Background: an optimization exercise with open tools, aiming at small area and a short achievable clock period. Do not read the settings as production practice. In this exercise RTL edits were held to simulation tests only and were not proved equivalent to the original. Some runs may be left out. An edit can pass the tests and still lose a function that they never use.

<file path="design.v">
`timescale 1ns / 1ps
module speedometer(
    input clk,
    input pulse,
    input reset,
    output reg [7:0] out
    );
	 reg [27:0] counter;
	 reg [27:0] pulsecounter;
	 reg [29:0] speed;
always @(posedge clk) begin
       if (reset==0) begin
           if (pulse==1) begin
			       counter=counter+1;
					 pulsecounter=counter;
			  end
			  if (pulse==0) begin
			      counter=0;
				   if (pulsecounter==0) begin
					    out=0;
					end
					if(pulsecounter!=0) begin
					    speed=10000000/pulsecounter;
						 out=speed[7:0];
					end
					end
	end	
				if(reset==1) begin
				counter=0;
				pulsecounter=0;
				out=0;
				end
	end
endmodule
</file>
<file path="run.sh">
#!/bin/bash
# synth_recipe.tcl (not shown) runs the flow's synth.tcl, then flattens the netlist and writes it again
# the make line also repeats each setting of config.mk as NAME=value (left out here)
make -C /OpenROAD-flow-scripts/flow DESIGN_CONFIG=/design/flow/config.mk WORK_HOME=/design/flow/orfs CLKGATE_MAP_FILE= SYNTH_SCRIPT=/design/flow/synth_recipe.tcl finish
</file>
<file path="config.mk">
export PLATFORM = sky130hd
export DESIGN_NAME = speedometer
export DESIGN_NICKNAME = speedometer
export VERILOG_FILES = /design/flow/design.v
export SDC_FILE = /design/flow/constraint.sdc
export NUM_CORES = 4
export LEC_CHECK = 0
export ABC_CLOCK_PERIOD_IN_PS = 75000
export CAP_MARGIN = 20
export CORE_MARGIN = 2
export CORE_UTILIZATION = 40
export SLEW_MARGIN = 20
</file>
<file path="constraint.sdc">
create_clock -name core_clock -period 90.0 [get_ports {clk}]
set_input_delay 18.0000 -clock core_clock [delete_from_list [all_inputs] [get_ports {clk}]]
set_output_delay 18.0000 -clock core_clock [all_outputs]
set_load 0.01 [all_outputs]
</file>
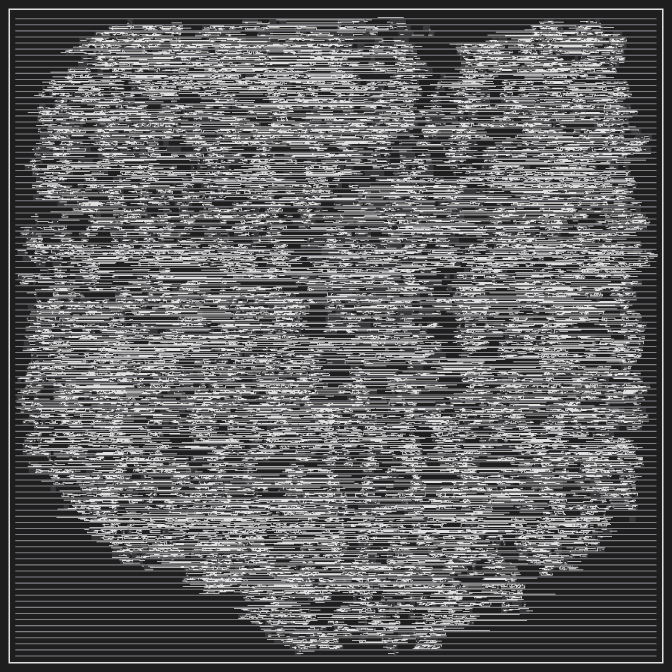
(run_1/met1.png)
Supply wires on this layer in gray. Cells faint in the background.
main direction	horizontal
share of all routed wire	44%
nets with wire on the layer	5400
wire length on this layer	65.9 mm
Routed WL: 150000 um
met1 layer usage reported by global route: 45.4%
via count of the routed design: 39733

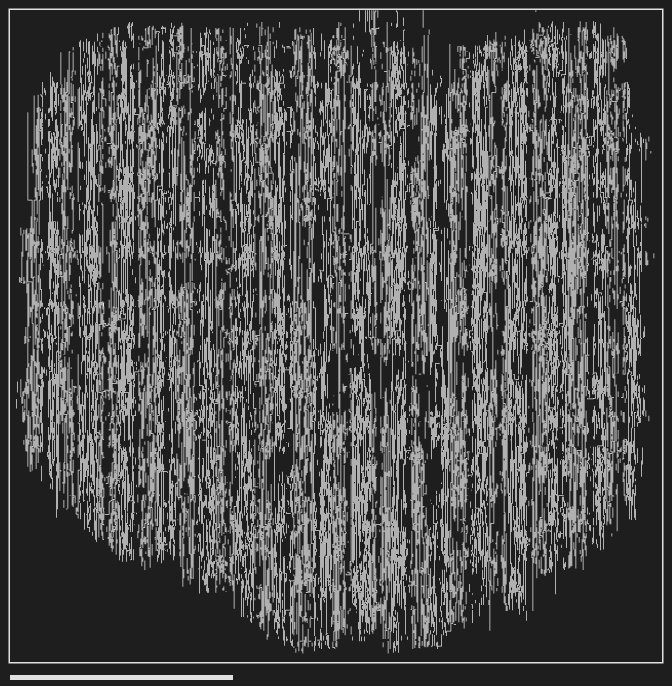
(run_1/met2.png)
The bar under the picture is 100 um long.
share of all routed wire	43%
longest straight run	87.0 um
nets with wire on the layer	4727
main direction	vertical
wire length on this layer	64.5 mm
routing usage on met2: 52.3%

==> impl_metrics.py, run 1 <==
metrics = {
    "global_route": {
        "grt-busiest-layer": "met2",
        "initial_antenna_violation_count": 2,
        "grt_max_degree": 50,
        "grt_first_pass_wirelength_um": 221000,
        "aggregate_global_routing_overflow": 0,
    },
    "die": {
        "pin_count": 11,
        "die-width_um": 292,
        "core_area_um2": 82100,
        "initial_core_util_pct": 40.5,
    },
    "timing": {
        "finalCritPeriodShare_pct": 96.7,
        "fin_worst_skew_ns": 0.0133,
        "finalHoldViolations": 0,
        "setup_viol": 0,
        "period_minus_slack_ns": 87.02,
        "final.setup.worst_slack_ns": 2.98,
        "worst_slew_margin_rel_pct": 18.3,
        "final.setup.tns_ns": 0,
        "maxClockFrequency_mhz": 11.5,
    },
    "synthesis": {
        "synth.distinct_cells": 105,
        "synth_commonest_cells": "sky130_fd_sc_hd__nor2_1 (569), sky130_fd_sc_hd__ha_1 (486), sky130_fd_sc_hd__nand2_1 (465), sky130_fd_sc_hd__a21oi_1 (447), sky130_fd_sc_hd__o21ai_0 (321)",
        "yosys.area_share.adder_pct": 18.3,
        "synth-xor-area-share_pct": 9.70,
        "synth_top_cell_area_share_pct": 18.3,
        "mappedNetlistArea_um2": 33200,
        "synth-simple-area-share_pct": 26.5,
        "synthesized_net_count": 5379,
        "synth_area_leader_cell": "sky130_fd_sc_hd__ha_1",
        "synth-edff-count": 0,
        "synth_warnings": 1,
        "post_synth_main_area_contributors": "sky130_fd_sc_hd__ha_1 (18%), sky130_fd_sc_hd__a21oi_1 (6.7%), sky130_fd_sc_hd__xnor2_1 (6.5%)",
        "syn-mean-instance-area_um2": 6.80,
    },
    "layout": {
        "postLayoutCellArea_um2": 38300,
        "comb.multi_input.count": 4517,
        "area.share.sequential_pct": 3.35,
        "buffers": 339,
        "post_route_cells_drive_above_1_share_pct": 14.8,
        "design.final.nets": 5568,
        "buffer_area_share_pct": 7.19,
        "insertedDiodeCount": 1,
        "layout.area.seq_um2": 1280,
        "synthesis_to_finish_area_growth_pct": 15.1,
        "flops_and_latches": 64,
        "multi_input_combinational_cell_area_um2": 32000,
        "final.signal_inverter_count": 148,
        "finish.utilization_pct": 46.6,
        "final.fill_count": 8507,
    },
    "clock_tree": {
        "clock_sinks": 64,
        "latest_clock_arrival_within_the_worst_skew_pair_ns": 0.34,
        "clk_pin_slew_ns": 0.07,
        "ctsResizeCount": 36,
        "clk_root_buffer_cell": "sky130_fd_sc_hd__clkbuf_16",
        "holdBufCountCts": 0,
    },
    "drt": {
        "met2_wirelength_um": 64500,
        "routed-wl-met3_um": 12500,
        "drt-vias-per-instance": 6.46,
        "final_antenna_net_count": 0,
    },
    "worst_setup_path": {
        "r2r.worst_path.cells": 319,
        "timing.critical_path.to_type": "flop",
        "path_buf_inv": 29,
        "critPathRequiredTime_ns": 90.21,
        "critical_path.most_common_cell": "sky130_fd_sc_hd__ha_1",
        "reg2reg_setup_slack_ns": 19.06,
        "cp_data_arrival_time_ns": 87.22,
        "timing.critical_path.to": "out[0]",
        "worst_setup_path_start_kind": "input port",
    },
    "hold_path": {
        "hold_crit_path_type": "flop to flop",
        "holdPathEnd": "out[4]",
        "worst_hold_start": "out[4]",
    },
    "placement": {
        "detailed_place.area_um2": 36500,
    },
    "outcome": {
        "outcome": "no timing/DRC/antenna violations",
    },
}
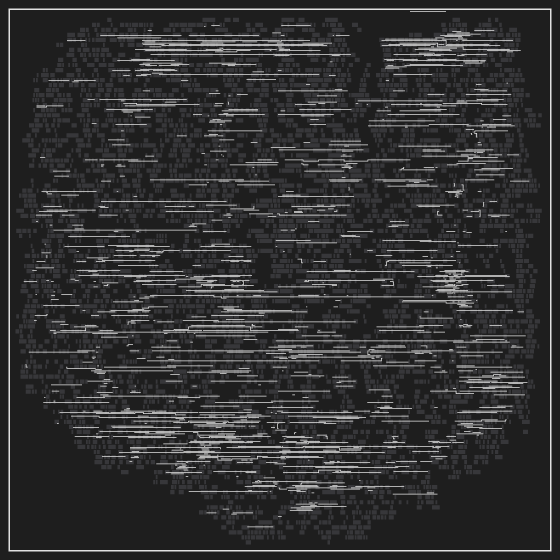
(run_1/met3.png)
Cells faint in the background.
main direction	horizontal
longest straight run	144 um
met3 Resource Use GR: 4.34%

==> run_1/met4.png <==
Supply wires on this layer in gray.
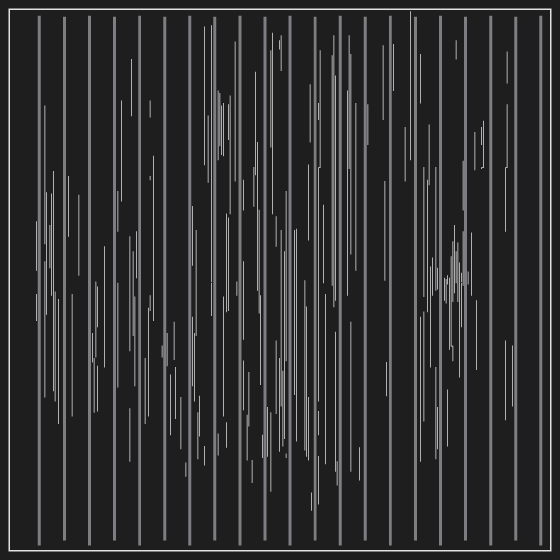

--- run 2 (diff from run 1) ---
==> design.v (replaced) <==
module speedometer(
    input clk,
    input pulse,
    input reset,
    output reg [7:0] out
    );
    reg        hi;       
    reg [27:0] C;        
    reg [7:0]  q;
    reg [23:0] r;
    reg [11:0] a;
    reg [11:0] b;
    reg [5:0]  c;
    reg [7:0]  g;
    wire [27:0] Cn = C + 28'd1;
    wire [11:0] Cp2 = Cn[11:0] + 12'd1;
    wire [7:0]  Cp3 = Cn[7:0] + 8'd2;
    wire        ld = ~|C[27:6];
    wire        dl = r < {12'd0, b};
    wire [7:0]  qs = q - a[7:0] - {7'd0, dl};
    wire [23:0] t  = r - {12'd0, b};
    wire [23:0] rs = t + (dl ? Cn[23:0] : 24'd0);
    wire [13:0] x  = {2'b00, b} - {5'd0, g, 1'b0} - {13'd0, dl};
    wire [13:0] x1 = x + {2'b00, Cp2};
    wire [13:0] x2 = x1 + {2'b00, Cp2};
    wire [1:0]  e  = !x[13] ? 2'd0 : !x1[13] ? 2'd1 : 2'd2;
    wire [11:0] bs = !x[13] ? x[11:0] : !x1[13] ? x1[11:0] : x2[11:0];
    wire [11:0] as = a - {5'd0, c, 1'b0} - {10'd0, e};
    wire [9:0]  y  = {2'b00, g} - {2'd0, c, 1'b0} - {4'd0, c} - {8'd0, e};
    wire [9:0]  y1 = y + {2'b00, Cp3};
    wire [9:0]  y2 = y1 + {2'b00, Cp3};
    wire [1:0]  k  = !y[9] ? 2'd0 : !y1[9] ? 2'd1 : 2'd2;
    wire [7:0]  gs = !y[9] ? y[7:0] : !y1[9] ? y1[7:0] : y2[7:0];
    wire [5:0]  cs = c - {4'd0, k};
    reg [7:0] lut;
    always @* begin
        case (Cn[6:0])
            7'd1: lut = 8'd128;
            7'd2: lut = 8'd64;
            7'd3: lut = 8'd213;
            7'd4: lut = 8'd160;
            7'd5: lut = 8'd128;
            7'd6: lut = 8'd106;
            7'd7: lut = 8'd91;
            7'd8: lut = 8'd208;
            7'd9: lut = 8'd71;
            7'd10: lut = 8'd64;
            7'd11: lut = 8'd34;
            7'd12: lut = 8'd53;
            7'd13: lut = 8'd206;
            7'd14: lut = 8'd45;
            7'd15: lut = 8'd42;
            7'd16: lut = 8'd104;
            7'd17: lut = 8'd203;
            7'd18: lut = 8'd35;
            7'd19: lut = 8'd235;
            7'd20: lut = 8'd32;
            7'd21: lut = 8'd30;
            7'd22: lut = 8'd145;
            7'd23: lut = 8'd94;
            7'd24: lut = 8'd154;
            7'd25: lut = 8'd128;
            7'd26: lut = 8'd103;
            7'd27: lut = 8'd194;
            7'd28: lut = 8'd22;
            7'd29: lut = 8'd251;
            7'd30: lut = 8'd21;
            7'd31: lut = 8'd20;
            7'd32: lut = 8'd180;
            7'd33: lut = 8'd182;
            7'd34: lut = 8'd229;
            7'd35: lut = 8'd18;
            7'd36: lut = 8'd17;
            7'd37: lut = 8'd190;
            7'd38: lut = 8'd245;
            7'd39: lut = 8'd154;
            7'd40: lut = 8'd144;
            7'd41: lut = 8'd190;
            7'd42: lut = 8'd15;
            7'd43: lut = 8'd110;
            7'd44: lut = 8'd200;
            7'd45: lut = 8'd14;
            7'd46: lut = 8'd47;
            7'd47: lut = 8'd29;
            7'd48: lut = 8'd205;
            7'd49: lut = 8'd49;
            7'd50: lut = 8'd64;
            7'd51: lut = 8'd238;
            7'd52: lut = 8'd51;
            7'd53: lut = 8'd7;
            7'd54: lut = 8'd97;
            7'd55: lut = 8'd58;
            7'd56: lut = 8'd139;
            7'd57: lut = 8'd78;
            7'd58: lut = 8'd125;
            7'd59: lut = 8'd19;
            7'd60: lut = 8'd10;
            7'd61: lut = 8'd94;
            7'd62: lut = 8'd10;
            7'd63: lut = 8'd10;
            7'd64: lut = 8'd90;
            default: lut = 8'd0;
        endcase
    end
    always @(posedge clk) begin
        hi <= pulse & ~reset;
        C  <= (pulse & ~reset) ? Cn : 28'd0;
        if (reset)
            out <= 8'd0;
        else if (hi & ~pulse)
            out <= q;
        if (ld) begin
            q <= lut;
            r <= 24'd0;
            a <= 12'd2403;
            b <= 12'd55;
            c <= 6'd36;
            g <= 8'd27;
        end else begin
            q <= qs;
            r <= rs;
            a <= as;
            b <= bs;
            c <= cs;
            g <= gs;
        end
    end
endmodule
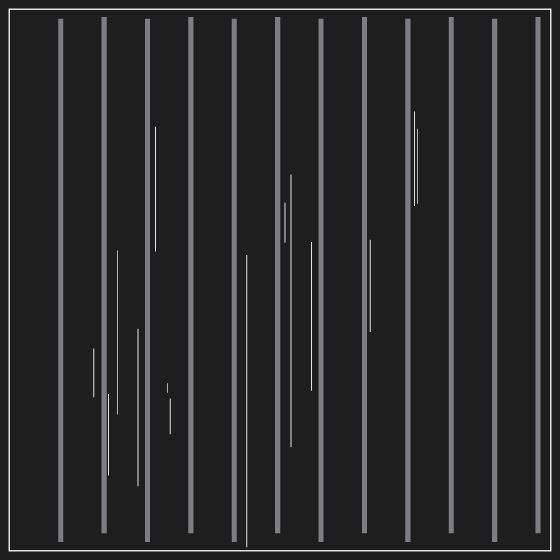
(run_2/met4.png)
Supply wires on this layer in gray.
main direction	vertical
wire length on this layer	508 um
longest straight run	91.1 um
share of all routed wire	1.9%
via count of the routed design: 9151
Routed WL: 26200 um

==> impl_metrics.py, run 2 <==
metrics = {
    "timing": {
        "fin_worst_skew_ns": 0.0211,
        "setup_viol": 0,
        "period_minus_slack_ns": 19.60,
        "finalCritPeriodShare_pct": 21.8,
        "holdWs_ns": 0.497,
        "timing_worst_slew_pin_value_ns": 0.876,
        "rsz0062_at_grt": "no",
        "worst_slew_margin_rel_pct": 41.5,
        "final.setup.tns_ns": 0,
        "finalHoldViolations": 0,
        "number_of_slew_limit_violations_in_the_final_report": 0,
        "maxClockFrequency_mhz": 51.0,
        "final.setup.worst_slack_ns": 70.40,
    },
    "worst_setup_path": {
        "path_buf_inv": 2,
        "critPathRequiredTime_ns": 90.26,
        "worst_setup_path_start_kind": "input port",
        "max_incr_delay_on_cp_ns": 0.64,
        "slowest_stage": "sky130_fd_sc_hd__clkdlybuf4s50_1",
        "reg2reg_setup_slack_ns": 80.39,
        "critical_path.reg2reg.endpoint": "c[5]",
        "timing.critical_path.to": "C[21]",
        "timing.critical_path.to_type": "flop",
        "cp_data_arrival_time_ns": 19.86,
        "cp.depth": 4,
        "worstSetupStartpoint": "reset",
        "crit_family": "buffers and inverters",
        "worst_r2r_startpoint": "b[11]",
        "worstSetupPathType": "input port to flop",
        "critical_path.cell_chain": "clkdlybuf4s50_1 -> nand2b_1 -> inv_1 -> and2_1",
        "crit_path_max_fanout": 18,
        "r2r.worst_path.cells": 38,
    },
    "synthesis": {
        "synth.distinct_cells": 80,
        "synthesis.instances": 1382,
        "synth_sequential_area_ratio_pct": 19.0,
        "post_synth_main_area_contributors": "sky130_fd_sc_hd__dfxtp_1 (19%), sky130_fd_sc_hd__ha_1 (18%), sky130_fd_sc_hd__xnor2_1 (7.0%)",
        "synth_area_leader_cell": "sky130_fd_sc_hd__dfxtp_1",
        "async_flop_share_pct": 0,
        "synth_commonest_cells": "sky130_fd_sc_hd__inv_1 (183), sky130_fd_sc_hd__ha_1 (155), sky130_fd_sc_hd__nor2_1 (112), sky130_fd_sc_hd__dfxtp_1 (103), sky130_fd_sc_hd__nand2_1 (98)",
        "synth-edff-count": 0,
        "synth_warnings": 1,
        "ff_latch_count_synth": 103,
        "yosys.area_share.adder_pct": 22.2,
        "muxShareOfSynthArea_pct": 2.73,
        "dominant_combinational_cell_family_by_area_after_synthesis": "adder cells",
        "synthesized_net_count": 1564,
        "synth-xor-area-share_pct": 11.5,
        "syn-mean-instance-area_um2": 7.87,
        "synth.most_common_cell": "sky130_fd_sc_hd__inv_1",
        "mappedNetlistArea_um2": 10900,
        "synth_compound_area_share_pct": 17.4,
        "synth_top_cell_area_share_pct": 19.0,
        "ys.flop_type": "sky130_fd_sc_hd__dfxtp_1",
        "synth-simple-area-share_pct": 18.7,
    },
    "clock_tree": {
        "clk_pin_slew_ns": 0.08,
        "cts-buffers-inserted": 9,
        "ctsResizeCount": 0,
        "clk_root_buffer_cell": "sky130_fd_sc_hd__clkbuf_16",
        "holdBufCountCts": 0,
        "latest_clock_arrival_within_the_worst_skew_pair_ns": 0.38,
        "cts_max_path_buffers": 2,
        "cts_tree": "yes",
        "postCtsSetupBuffers": 0,
        "clock_sinks": 103,
        "cts_max_level": 3,
    },
    "die": {
        "tapCellCount": 341,
        "floorplan_die_height_um": 169,
        "pin_count": 11,
        "die-width_um": 169,
        "core_area_um2": 26800,
        "floorplan.rows": 60,
        "design.die.area_um2": 28500,
        "initial_core_util_pct": 40.6,
    },
    "outcome": {
        "outcome": "no timing/DRC/antenna violations",
    },
    "layout": {
        "area_dominant_class": "multi-input combinational cells",
        "multi_input_combinational_cell_area_um2": 7920,
        "insertedDiodeCount": 0,
        "layout.area.seq_um2": 2060,
        "multi_input_area_share_pct": 68.3,
        "post_route_cells_drive_above_1_share_pct": 3.79,
        "final.clkbuf_count": 9,
        "final.signal_inverter_count": 185,
        "final-instance-count-excl-fill": 1712,
        "design.final.nets": 1548,
        "area.share.sequential_pct": 17.8,
        "clock_cell_area_share_pct": 2.58,
        "flops_and_latches": 103,
        "final_cell_mix": "sky130_fd_sc_hd__inv_1 (183), sky130_fd_sc_hd__ha_1 (155), sky130_fd_sc_hd__nor2_1 (112)",
        "synthesis_to_finish_area_growth_pct": 6.57,
        "final.fill_count": 2666,
        "finish.utilization_pct": 43.2,
        "buffers": 22,
        "comb.multi_input.count": 1045,
        "leading_cell_type_in_the_layout_fill_and_taps_excluded": "sky130_fd_sc_hd__inv_1",
        "largest_reg_flops": 28,
        "buffer_area_share_pct": 1.64,
        "biggest_register": "C",
        "postLayoutCellArea_um2": 11600,
    },
    "drt": {
        "wl_met1_um": 13500,
        "drc": 0,
        "final_antenna_net_count": 0,
        "drtPass1Iterations": 5,
        "drt-vias-per-instance": 5.35,
        "routed.top_layer": "met4",
        "detail_route.iter0.violations": 615,
        "met2_wirelength_um": 11500,
        "routed-wl-met3_um": 681,
        "post_drt_wl_per_cell_um": 15.3,
    },
    "job": {
        "maxCapViolCount": 0,
    },
    "placement": {
        "dpl.cell_count": 1696,
        "gp_routability_congestion": 0.861,
        "detailed_place.area_um2": 11300,
        "placement.io_buffers": 10,
        "detailedPlace.worstSlack_ns": 69.98,
        "dpl_hpwl_um": 20100,
    },
    "global_route": {
        "use_met3_pct": 1.94,
        "grt-busiest-layer": "met2",
        "first_global_vias": 8682,
        "grt_max_degree": 35,
        "grt_first_pass_wirelength_um": 44000,
        "initial_antenna_violation_count": 0,
        "aggregate_global_routing_overflow": 0,
        "grt_use_met1_pct": 27.2,
        "groute.usage.overall_pct": 19.0,
    },
    "hold_path": {
        "hold_crit_path_type": "flop to flop",
        "worst_hold_start": "out[3]",
        "holdPathEnd": "out[3]",
        "whs_path_depth": 2,
    },
}
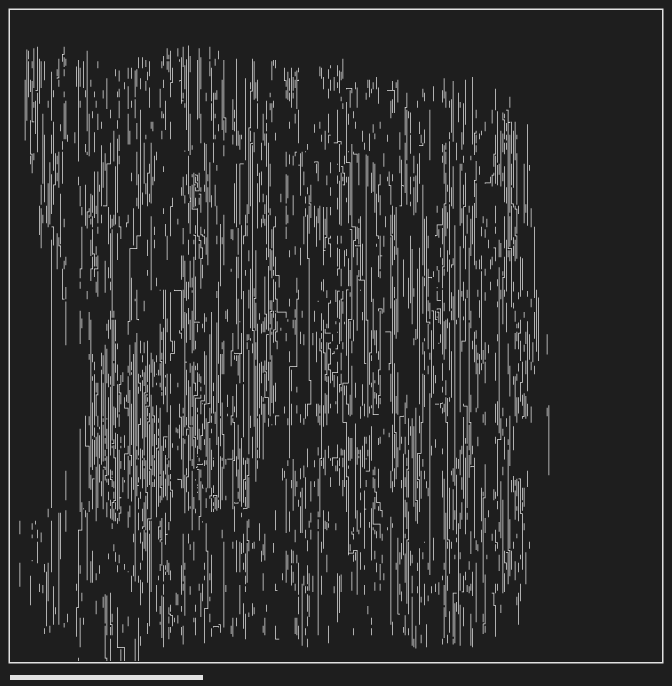
(run_2/met2.png)
The bar under the picture is 50 um long.
wire length on this layer	11500 um
share of all routed wire	44%
longest straight run	69.4 um
routing usage on met2: 30.2%

==> run_2/met3.png <==
Cells faint in the background.
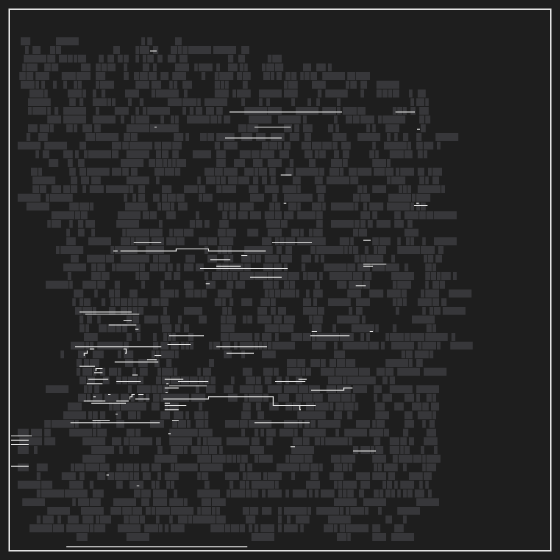

--- run 3 (diff from run 2) ---
--- a/design.v
+++ b/design.v
@@ -4,34 +4,53 @@
     input reset,
     output reg [7:0] out
     );
+    function automatic [28:0] add;
+        input [27:0] x;
+        input [27:0] y;
+        input        ci;
+        integer i;
+        reg cy;
+        begin
+            cy = ci;
+            for (i = 0; i < 28; i = i + 1) begin
+                add[i] = x[i] ^ y[i] ^ cy;
+                cy = (x[i] & y[i]) | (cy & (x[i] ^ y[i]));
+            end
+            add[28] = cy;
+        end
+    endfunction
     reg        hi;       
     reg [27:0] C;        
     reg [7:0]  q;
     reg [23:0] r;
-    reg [11:0] a;
+    reg [10:0] a;
     reg [11:0] b;
-    reg [5:0]  c;
+    reg [4:0]  c;
     reg [7:0]  g;
-    wire [27:0] Cn = C + 28'd1;
-    wire [11:0] Cp2 = Cn[11:0] + 12'd1;
-    wire [7:0]  Cp3 = Cn[7:0] + 8'd2;
-    wire        ld = ~|C[27:6];
-    wire        dl = r < {12'd0, b};
-    wire [7:0]  qs = q - a[7:0] - {7'd0, dl};
-    wire [23:0] t  = r - {12'd0, b};
-    wire [23:0] rs = t + (dl ? Cn[23:0] : 24'd0);
-    wire [13:0] x  = {2'b00, b} - {5'd0, g, 1'b0} - {13'd0, dl};
-    wire [13:0] x1 = x + {2'b00, Cp2};
-    wire [13:0] x2 = x1 + {2'b00, Cp2};
-    wire [1:0]  e  = !x[13] ? 2'd0 : !x1[13] ? 2'd1 : 2'd2;
-    wire [11:0] bs = !x[13] ? x[11:0] : !x1[13] ? x1[11:0] : x2[11:0];
-    wire [11:0] as = a - {5'd0, c, 1'b0} - {10'd0, e};
-    wire [9:0]  y  = {2'b00, g} - {2'd0, c, 1'b0} - {4'd0, c} - {8'd0, e};
-    wire [9:0]  y1 = y + {2'b00, Cp3};
-    wire [9:0]  y2 = y1 + {2'b00, Cp3};
-    wire [1:0]  k  = !y[9] ? 2'd0 : !y1[9] ? 2'd1 : 2'd2;
-    wire [7:0]  gs = !y[9] ? y[7:0] : !y1[9] ? y1[7:0] : y2[7:0];
-    wire [5:0]  cs = c - {4'd0, k};
+    wire [28:0] Cn_ = add(C, 28'd0, 1'b1);
+    wire [27:0] Cn  = Cn_[27:0];
+    wire        ld  = ~|C[27:7] & (C[6:0] < 7'd70);
+    wire [28:0] t_  = add({4'd0, r}, ~{16'd0, b}, 1'b1);
+    wire        dl  = t_[24];                  
+    wire [28:0] qs_ = add({20'd0, q}, ~{17'd0, a}, ~dl);
+    wire [28:0] u_  = add({4'd0, C[23:0]}, {16'hffff, t_[11:0]}, 1'b1);
+    wire [23:0] rs  = dl ? u_[23:0] : t_[23:0];    
+    wire [28:0] x_  = add({16'd0, b}, ~{19'd0, g, 1'b0}, ~dl);
+    wire [28:0] x1_ = add({14'd0, x_[13:0]}, {16'd0, Cn[11:0]}, 1'b1);
+    wire [28:0] x2_ = add({14'd0, x1_[13:0]}, {16'd0, Cn[11:0]}, 1'b1);
+    wire        e0  = ~x_[13];
+    wire        e1  = ~x1_[13];
+    wire [11:0] bs  = e0 ? x_[11:0] : e1 ? x1_[11:0] : x2_[11:0];
+    wire [28:0] as1 = add({17'd0, a}, ~{22'd0, c, 1'b0}, 1'b1);
+    wire [28:0] as_ = add(as1[27:0], {{26{1'b1}}, e0 | e1, e0 | ~e1}, 1'b1);
+    wire [28:0] c3_ = add({23'd0, c}, {22'd0, c, 1'b0}, 1'b0);    
+    wire [28:0] y0_ = add({20'd0, g}, ~{21'd0, c3_[6:0]}, 1'b1);
+    wire [28:0] y_  = add(y0_[27:0], {{26{1'b1}}, e0 | e1, e0 | ~e1}, 1'b1);
+    wire [28:0] y1_ = add({18'd0, y_[9:0]}, {20'd0, Cn[7:0]}, 1'b1);
+    wire [28:0] y2_ = add({18'd0, y1_[9:0]}, 28'd1, 1'b0);      
+    wire        k   = y_[9];
+    wire [7:0]  gs  = k ? y2_[7:0] : y_[7:0];
+    wire [4:0]  cs  = c - {4'd0, k};
     reg [7:0] lut;
     always @* begin
         case (Cn[6:0])
@@ -99,6 +118,12 @@
             7'd62: lut = 8'd10;
             7'd63: lut = 8'd10;
             7'd64: lut = 8'd90;
+            7'd65: lut = 8'd246;
+            7'd66: lut = 8'd219;
+            7'd67: lut = 8'd5;
+            7'd68: lut = 8'd114;
+            7'd69: lut = 8'd31;
+            7'd70: lut = 8'd9;
             default: lut = 8'd0;
         endcase
     end
@@ -111,15 +136,15 @@
             out <= q;
         if (ld) begin
             q <= lut;
-            r <= 24'd0;
-            a <= 12'd2403;
-            b <= 12'd55;
-            c <= 6'd36;
-            g <= 8'd27;
+            r <= 24'd10;
+            a <= 11'd2012;
+            b <= 12'd5;
+            c <= 5'd27;
+            g <= 8'd68;
         end else begin
-            q <= qs;
+            q <= qs_[7:0];
             r <= rs;
-            a <= as;
+            a <= as_[10:0];
             b <= bs;
             c <= cs;
             g <= gs;
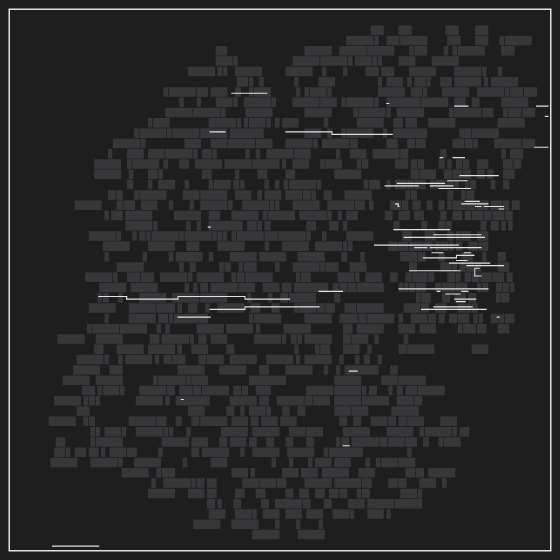
(run_3/met3.png)
Cells faint in the background.
nets with wire on the layer	35
share of all routed wire	3.0%
wire length on this layer	451 um
longest straight run	23.5 um
main direction	horizontal

==> impl_metrics.py, run 3 <==
metrics = {
    "outcome": {
        "outcome": "no timing/DRC/antenna violations",
    },
    "layout": {
        "postLayoutCellArea_um2": 8270,
        "comb.multi_input.count": 526,
        "largest_reg_flops": 28,
        "insertedDiodeCount": 0,
        "buffers": 20,
        "area.share.sequential_pct": 24.7,
        "leading_cell_type_in_the_layout_fill_and_taps_excluded": "sky130_fd_sc_hd__inv_1",
        "final.signal_inverter_count": 143,
        "finish.utilization_pct": 44.1,
        "area_dominant_class": "multi-input combinational cells",
        "final_cell_mix": "sky130_fd_sc_hd__inv_1 (141), sky130_fd_sc_hd__dfxtp_1 (102), sky130_fd_sc_hd__ha_1 (92)",
        "synthesis_to_finish_area_growth_pct": 7.46,
        "multi_input_combinational_cell_area_um2": 4940,
        "design.final.nets": 976,
        "final.fill_count": 1831,
        "layout.area.seq_um2": 2040,
        "biggest_register": "C",
        "final-instance-count-excl-fill": 1041,
        "multi_input_area_share_pct": 59.7,
        "clock_cell_area_share_pct": 3.45,
        "flops_and_latches": 102,
        "post_route_cells_drive_above_1_share_pct": 3.59,
        "final.clkbuf_count": 12,
        "buffer_area_share_pct": 2.12,
    },
    "die": {
        "die-width_um": 143,
        "design.die.area_um2": 20400,
        "initial_core_util_pct": 41.0,
        "floorplan.rows": 50,
        "tapCellCount": 234,
        "pin_count": 11,
        "core_area_um2": 18800,
        "floorplan_die_height_um": 143,
    },
    "timing": {
        "final.setup.tns_ns": 0,
        "maxClockFrequency_mhz": 51.9,
        "number_of_slew_limit_violations_in_the_final_report": 0,
        "worst_slew_margin_rel_pct": 35.4,
        "timing_worst_slew_pin_value_ns": 0.968,
        "final.setup.worst_slack_ns": 70.75,
        "holdWs_ns": 0.489,
        "rsz0062_at_grt": "no",
        "period_minus_slack_ns": 19.25,
        "fin_worst_skew_ns": 0.0103,
        "finalCritPeriodShare_pct": 21.4,
        "setup_viol": 0,
        "finalHoldViolations": 0,
    },
    "worst_setup_path": {
        "worst_r2r_startpoint": "b[0]",
        "cp_data_arrival_time_ns": 19.48,
        "r2r.worst_path.cells": 59,
        "worstSetupPathType": "input port to flop",
        "cp.depth": 4,
        "critPathRequiredTime_ns": 90.23,
        "critical_path.cell_chain": "clkdlybuf4s50_1 -> nor2b_1 -> mux2i_1 -> nor2_1",
        "path_buf_inv": 1,
        "crit_family": "simple AND/OR/NAND/NOR gates",
        "max_incr_delay_on_cp_ns": 0.75,
        "critical_path.reg2reg.endpoint": "g[7]",
        "timing.critical_path.to_type": "flop",
        "worst_setup_path_start_kind": "input port",
        "worstSetupStartpoint": "pulse",
        "crit_path_max_fanout": 8,
        "timing.critical_path.to": "out[6]",
        "slowest_stage": "sky130_fd_sc_hd__nor2b_1",
        "reg2reg_setup_slack_ns": 73.65,
    },
    "drt": {
        "detail_route.iter0.violations": 234,
        "wl_met1_um": 7290,
        "routed.top_layer": "met4",
        "post_drt_wl_per_cell_um": 14.5,
        "drt-vias-per-instance": 5.02,
        "final_antenna_net_count": 0,
        "routed-via-count": 5223,
        "routed-wl-met3_um": 450,
        "drtPass1Iterations": 5,
        "drc": 0,
        "met2_wirelength_um": 7010,
    },
    "global_route": {
        "grt_max_degree": 52,
        "grt-busiest-layer": "met2",
        "use_met3_pct": 2.28,
        "initial_antenna_violation_count": 0,
        "aggregate_global_routing_overflow": 0,
        "grt_use_met2_pct": 26.2,
        "groute.usage.overall_pct": 16.3,
        "first_global_vias": 5314,
        "grt_first_pass_wirelength_um": 26200,
    },
    "synthesis": {
        "synth_top_cell_area_share_pct": 26.5,
        "yosys.area_share.adder_pct": 35.5,
        "synth.most_common_cell": "sky130_fd_sc_hd__inv_1",
        "synth_area_leader_cell": "sky130_fd_sc_hd__dfxtp_1",
        "synth_sequential_area_ratio_pct": 26.5,
        "async_flop_share_pct": 0,
        "synth.distinct_cells": 49,
        "mappedNetlistArea_um2": 7690,
        "synth-xor-area-share_pct": 1.71,
        "syn-mean-instance-area_um2": 9.48,
        "ff_latch_count_synth": 102,
        "muxShareOfSynthArea_pct": 2.73,
        "synthesis.instances": 812,
        "synth-edff-count": 0,
        "dominant_combinational_cell_family_by_area_after_synthesis": "adder cells",
        "synth_compound_area_share_pct": 11.4,
        "post_synth_main_area_contributors": "sky130_fd_sc_hd__dfxtp_1 (27%), sky130_fd_sc_hd__fa_1 (21%), sky130_fd_sc_hd__ha_1 (15%)",
        "synth_commonest_cells": "sky130_fd_sc_hd__inv_1 (141), sky130_fd_sc_hd__dfxtp_1 (102), sky130_fd_sc_hd__ha_1 (92), sky130_fd_sc_hd__fa_1 (79), sky130_fd_sc_hd__nor2_1 (55)",
        "synth-simple-area-share_pct": 12.8,
        "synthesized_net_count": 986,
        "synth_warnings": 1,
        "ys.flop_type": "sky130_fd_sc_hd__dfxtp_1",
    },
    "clock_tree": {
        "cts_max_level": 3,
        "clk_root_buffer_cell": "sky130_fd_sc_hd__clkbuf_16",
        "clk_pin_slew_ns": 0.07,
        "cts_tree": "yes",
        "ctsResizeCount": 0,
        "cts_max_path_buffers": 2,
        "latest_clock_arrival_within_the_worst_skew_pair_ns": 0.36,
        "postCtsSetupBuffers": 0,
        "holdBufCountCts": 0,
        "cts-buffers-inserted": 9,
        "clock_sinks": 102,
    },
    "placement": {
        "dpl_hpwl_um": 11500,
        "detailed_place.area_um2": 7980,
        "placement.io_buffers": 10,
        "detailedPlace.worstSlack_ns": 70.29,
        "dpl.cell_count": 1025,
        "gp_routability_congestion": 0.870,
    },
    "job": {
        "maxCapViolCount": 0,
    },
    "hold_path": {
        "worst_hold_start": "out[2]",
        "whs_path_depth": 2,
        "holdPathEnd": "out[2]",
        "hold_crit_path_type": "flop to flop",
    },
}
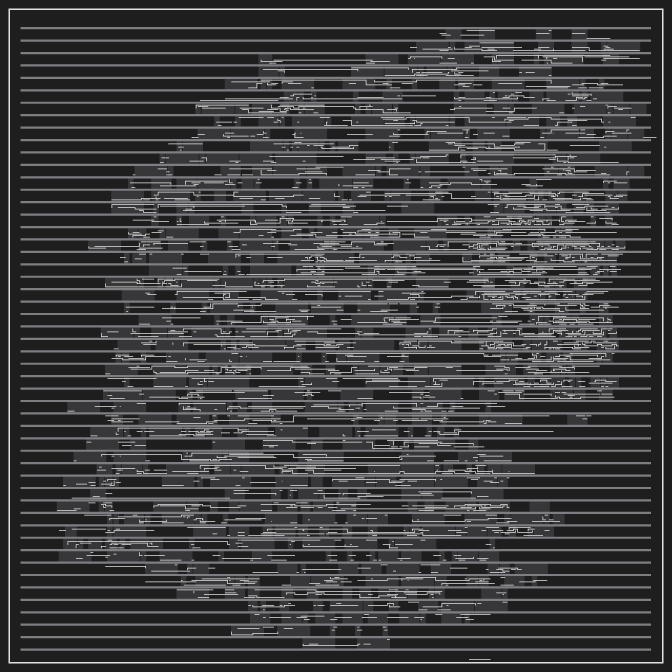
(run_3/met1.png)
Supply wires on this layer in gray. Cells faint in the background.
nets with wire on the layer	925
share of all routed wire	48%
wire length on this layer	7290 um
Routed WL: 15100 um
met1 layer usage reported by global route: 22.3%

separate check: timing with driven ports:
In the flow no input, the clock included, has a driving cell. The finished layouts below were timed again as built, in two steps. Step 1 (the two cells are an assumption about what drives the block):
set clk [get_ports {clk}]
set_driving_cell -lib_cell sky130_fd_sc_hd__clkbuf_16 $clk
set_driving_cell -lib_cell sky130_fd_sc_hd__buf_2 [delete_from_list [all_inputs] $clk]
Step 2 adds t to the input delays and takes it off the output delays; t is the mean of the earliest and latest rising clock arrival at the registers after step 1. Input paths then give back, and output paths get back, about the clock's delay inside the block. a / b / c = ideal ports / drivers / drivers and shift; a / b = the first two.
run | t, ns | setup slack, ns | worst setup path at the end | cell pins on the clock port's net
run 1 | 0.387 | 2.984 / 3.010 / 2.623 | input to register | 1
run 2 | 0.412 | 70.398 / 70.416 / 70.004 | input to register | 1
run 3 | 0.396 | 70.746 / 70.711 / 70.331 | input to register | 1
After both steps every run listed still meets setup and hold. The setup slack of run 3, which loses most, moves by -0.035 ns with the drivers and by -0.415 ns with both steps.
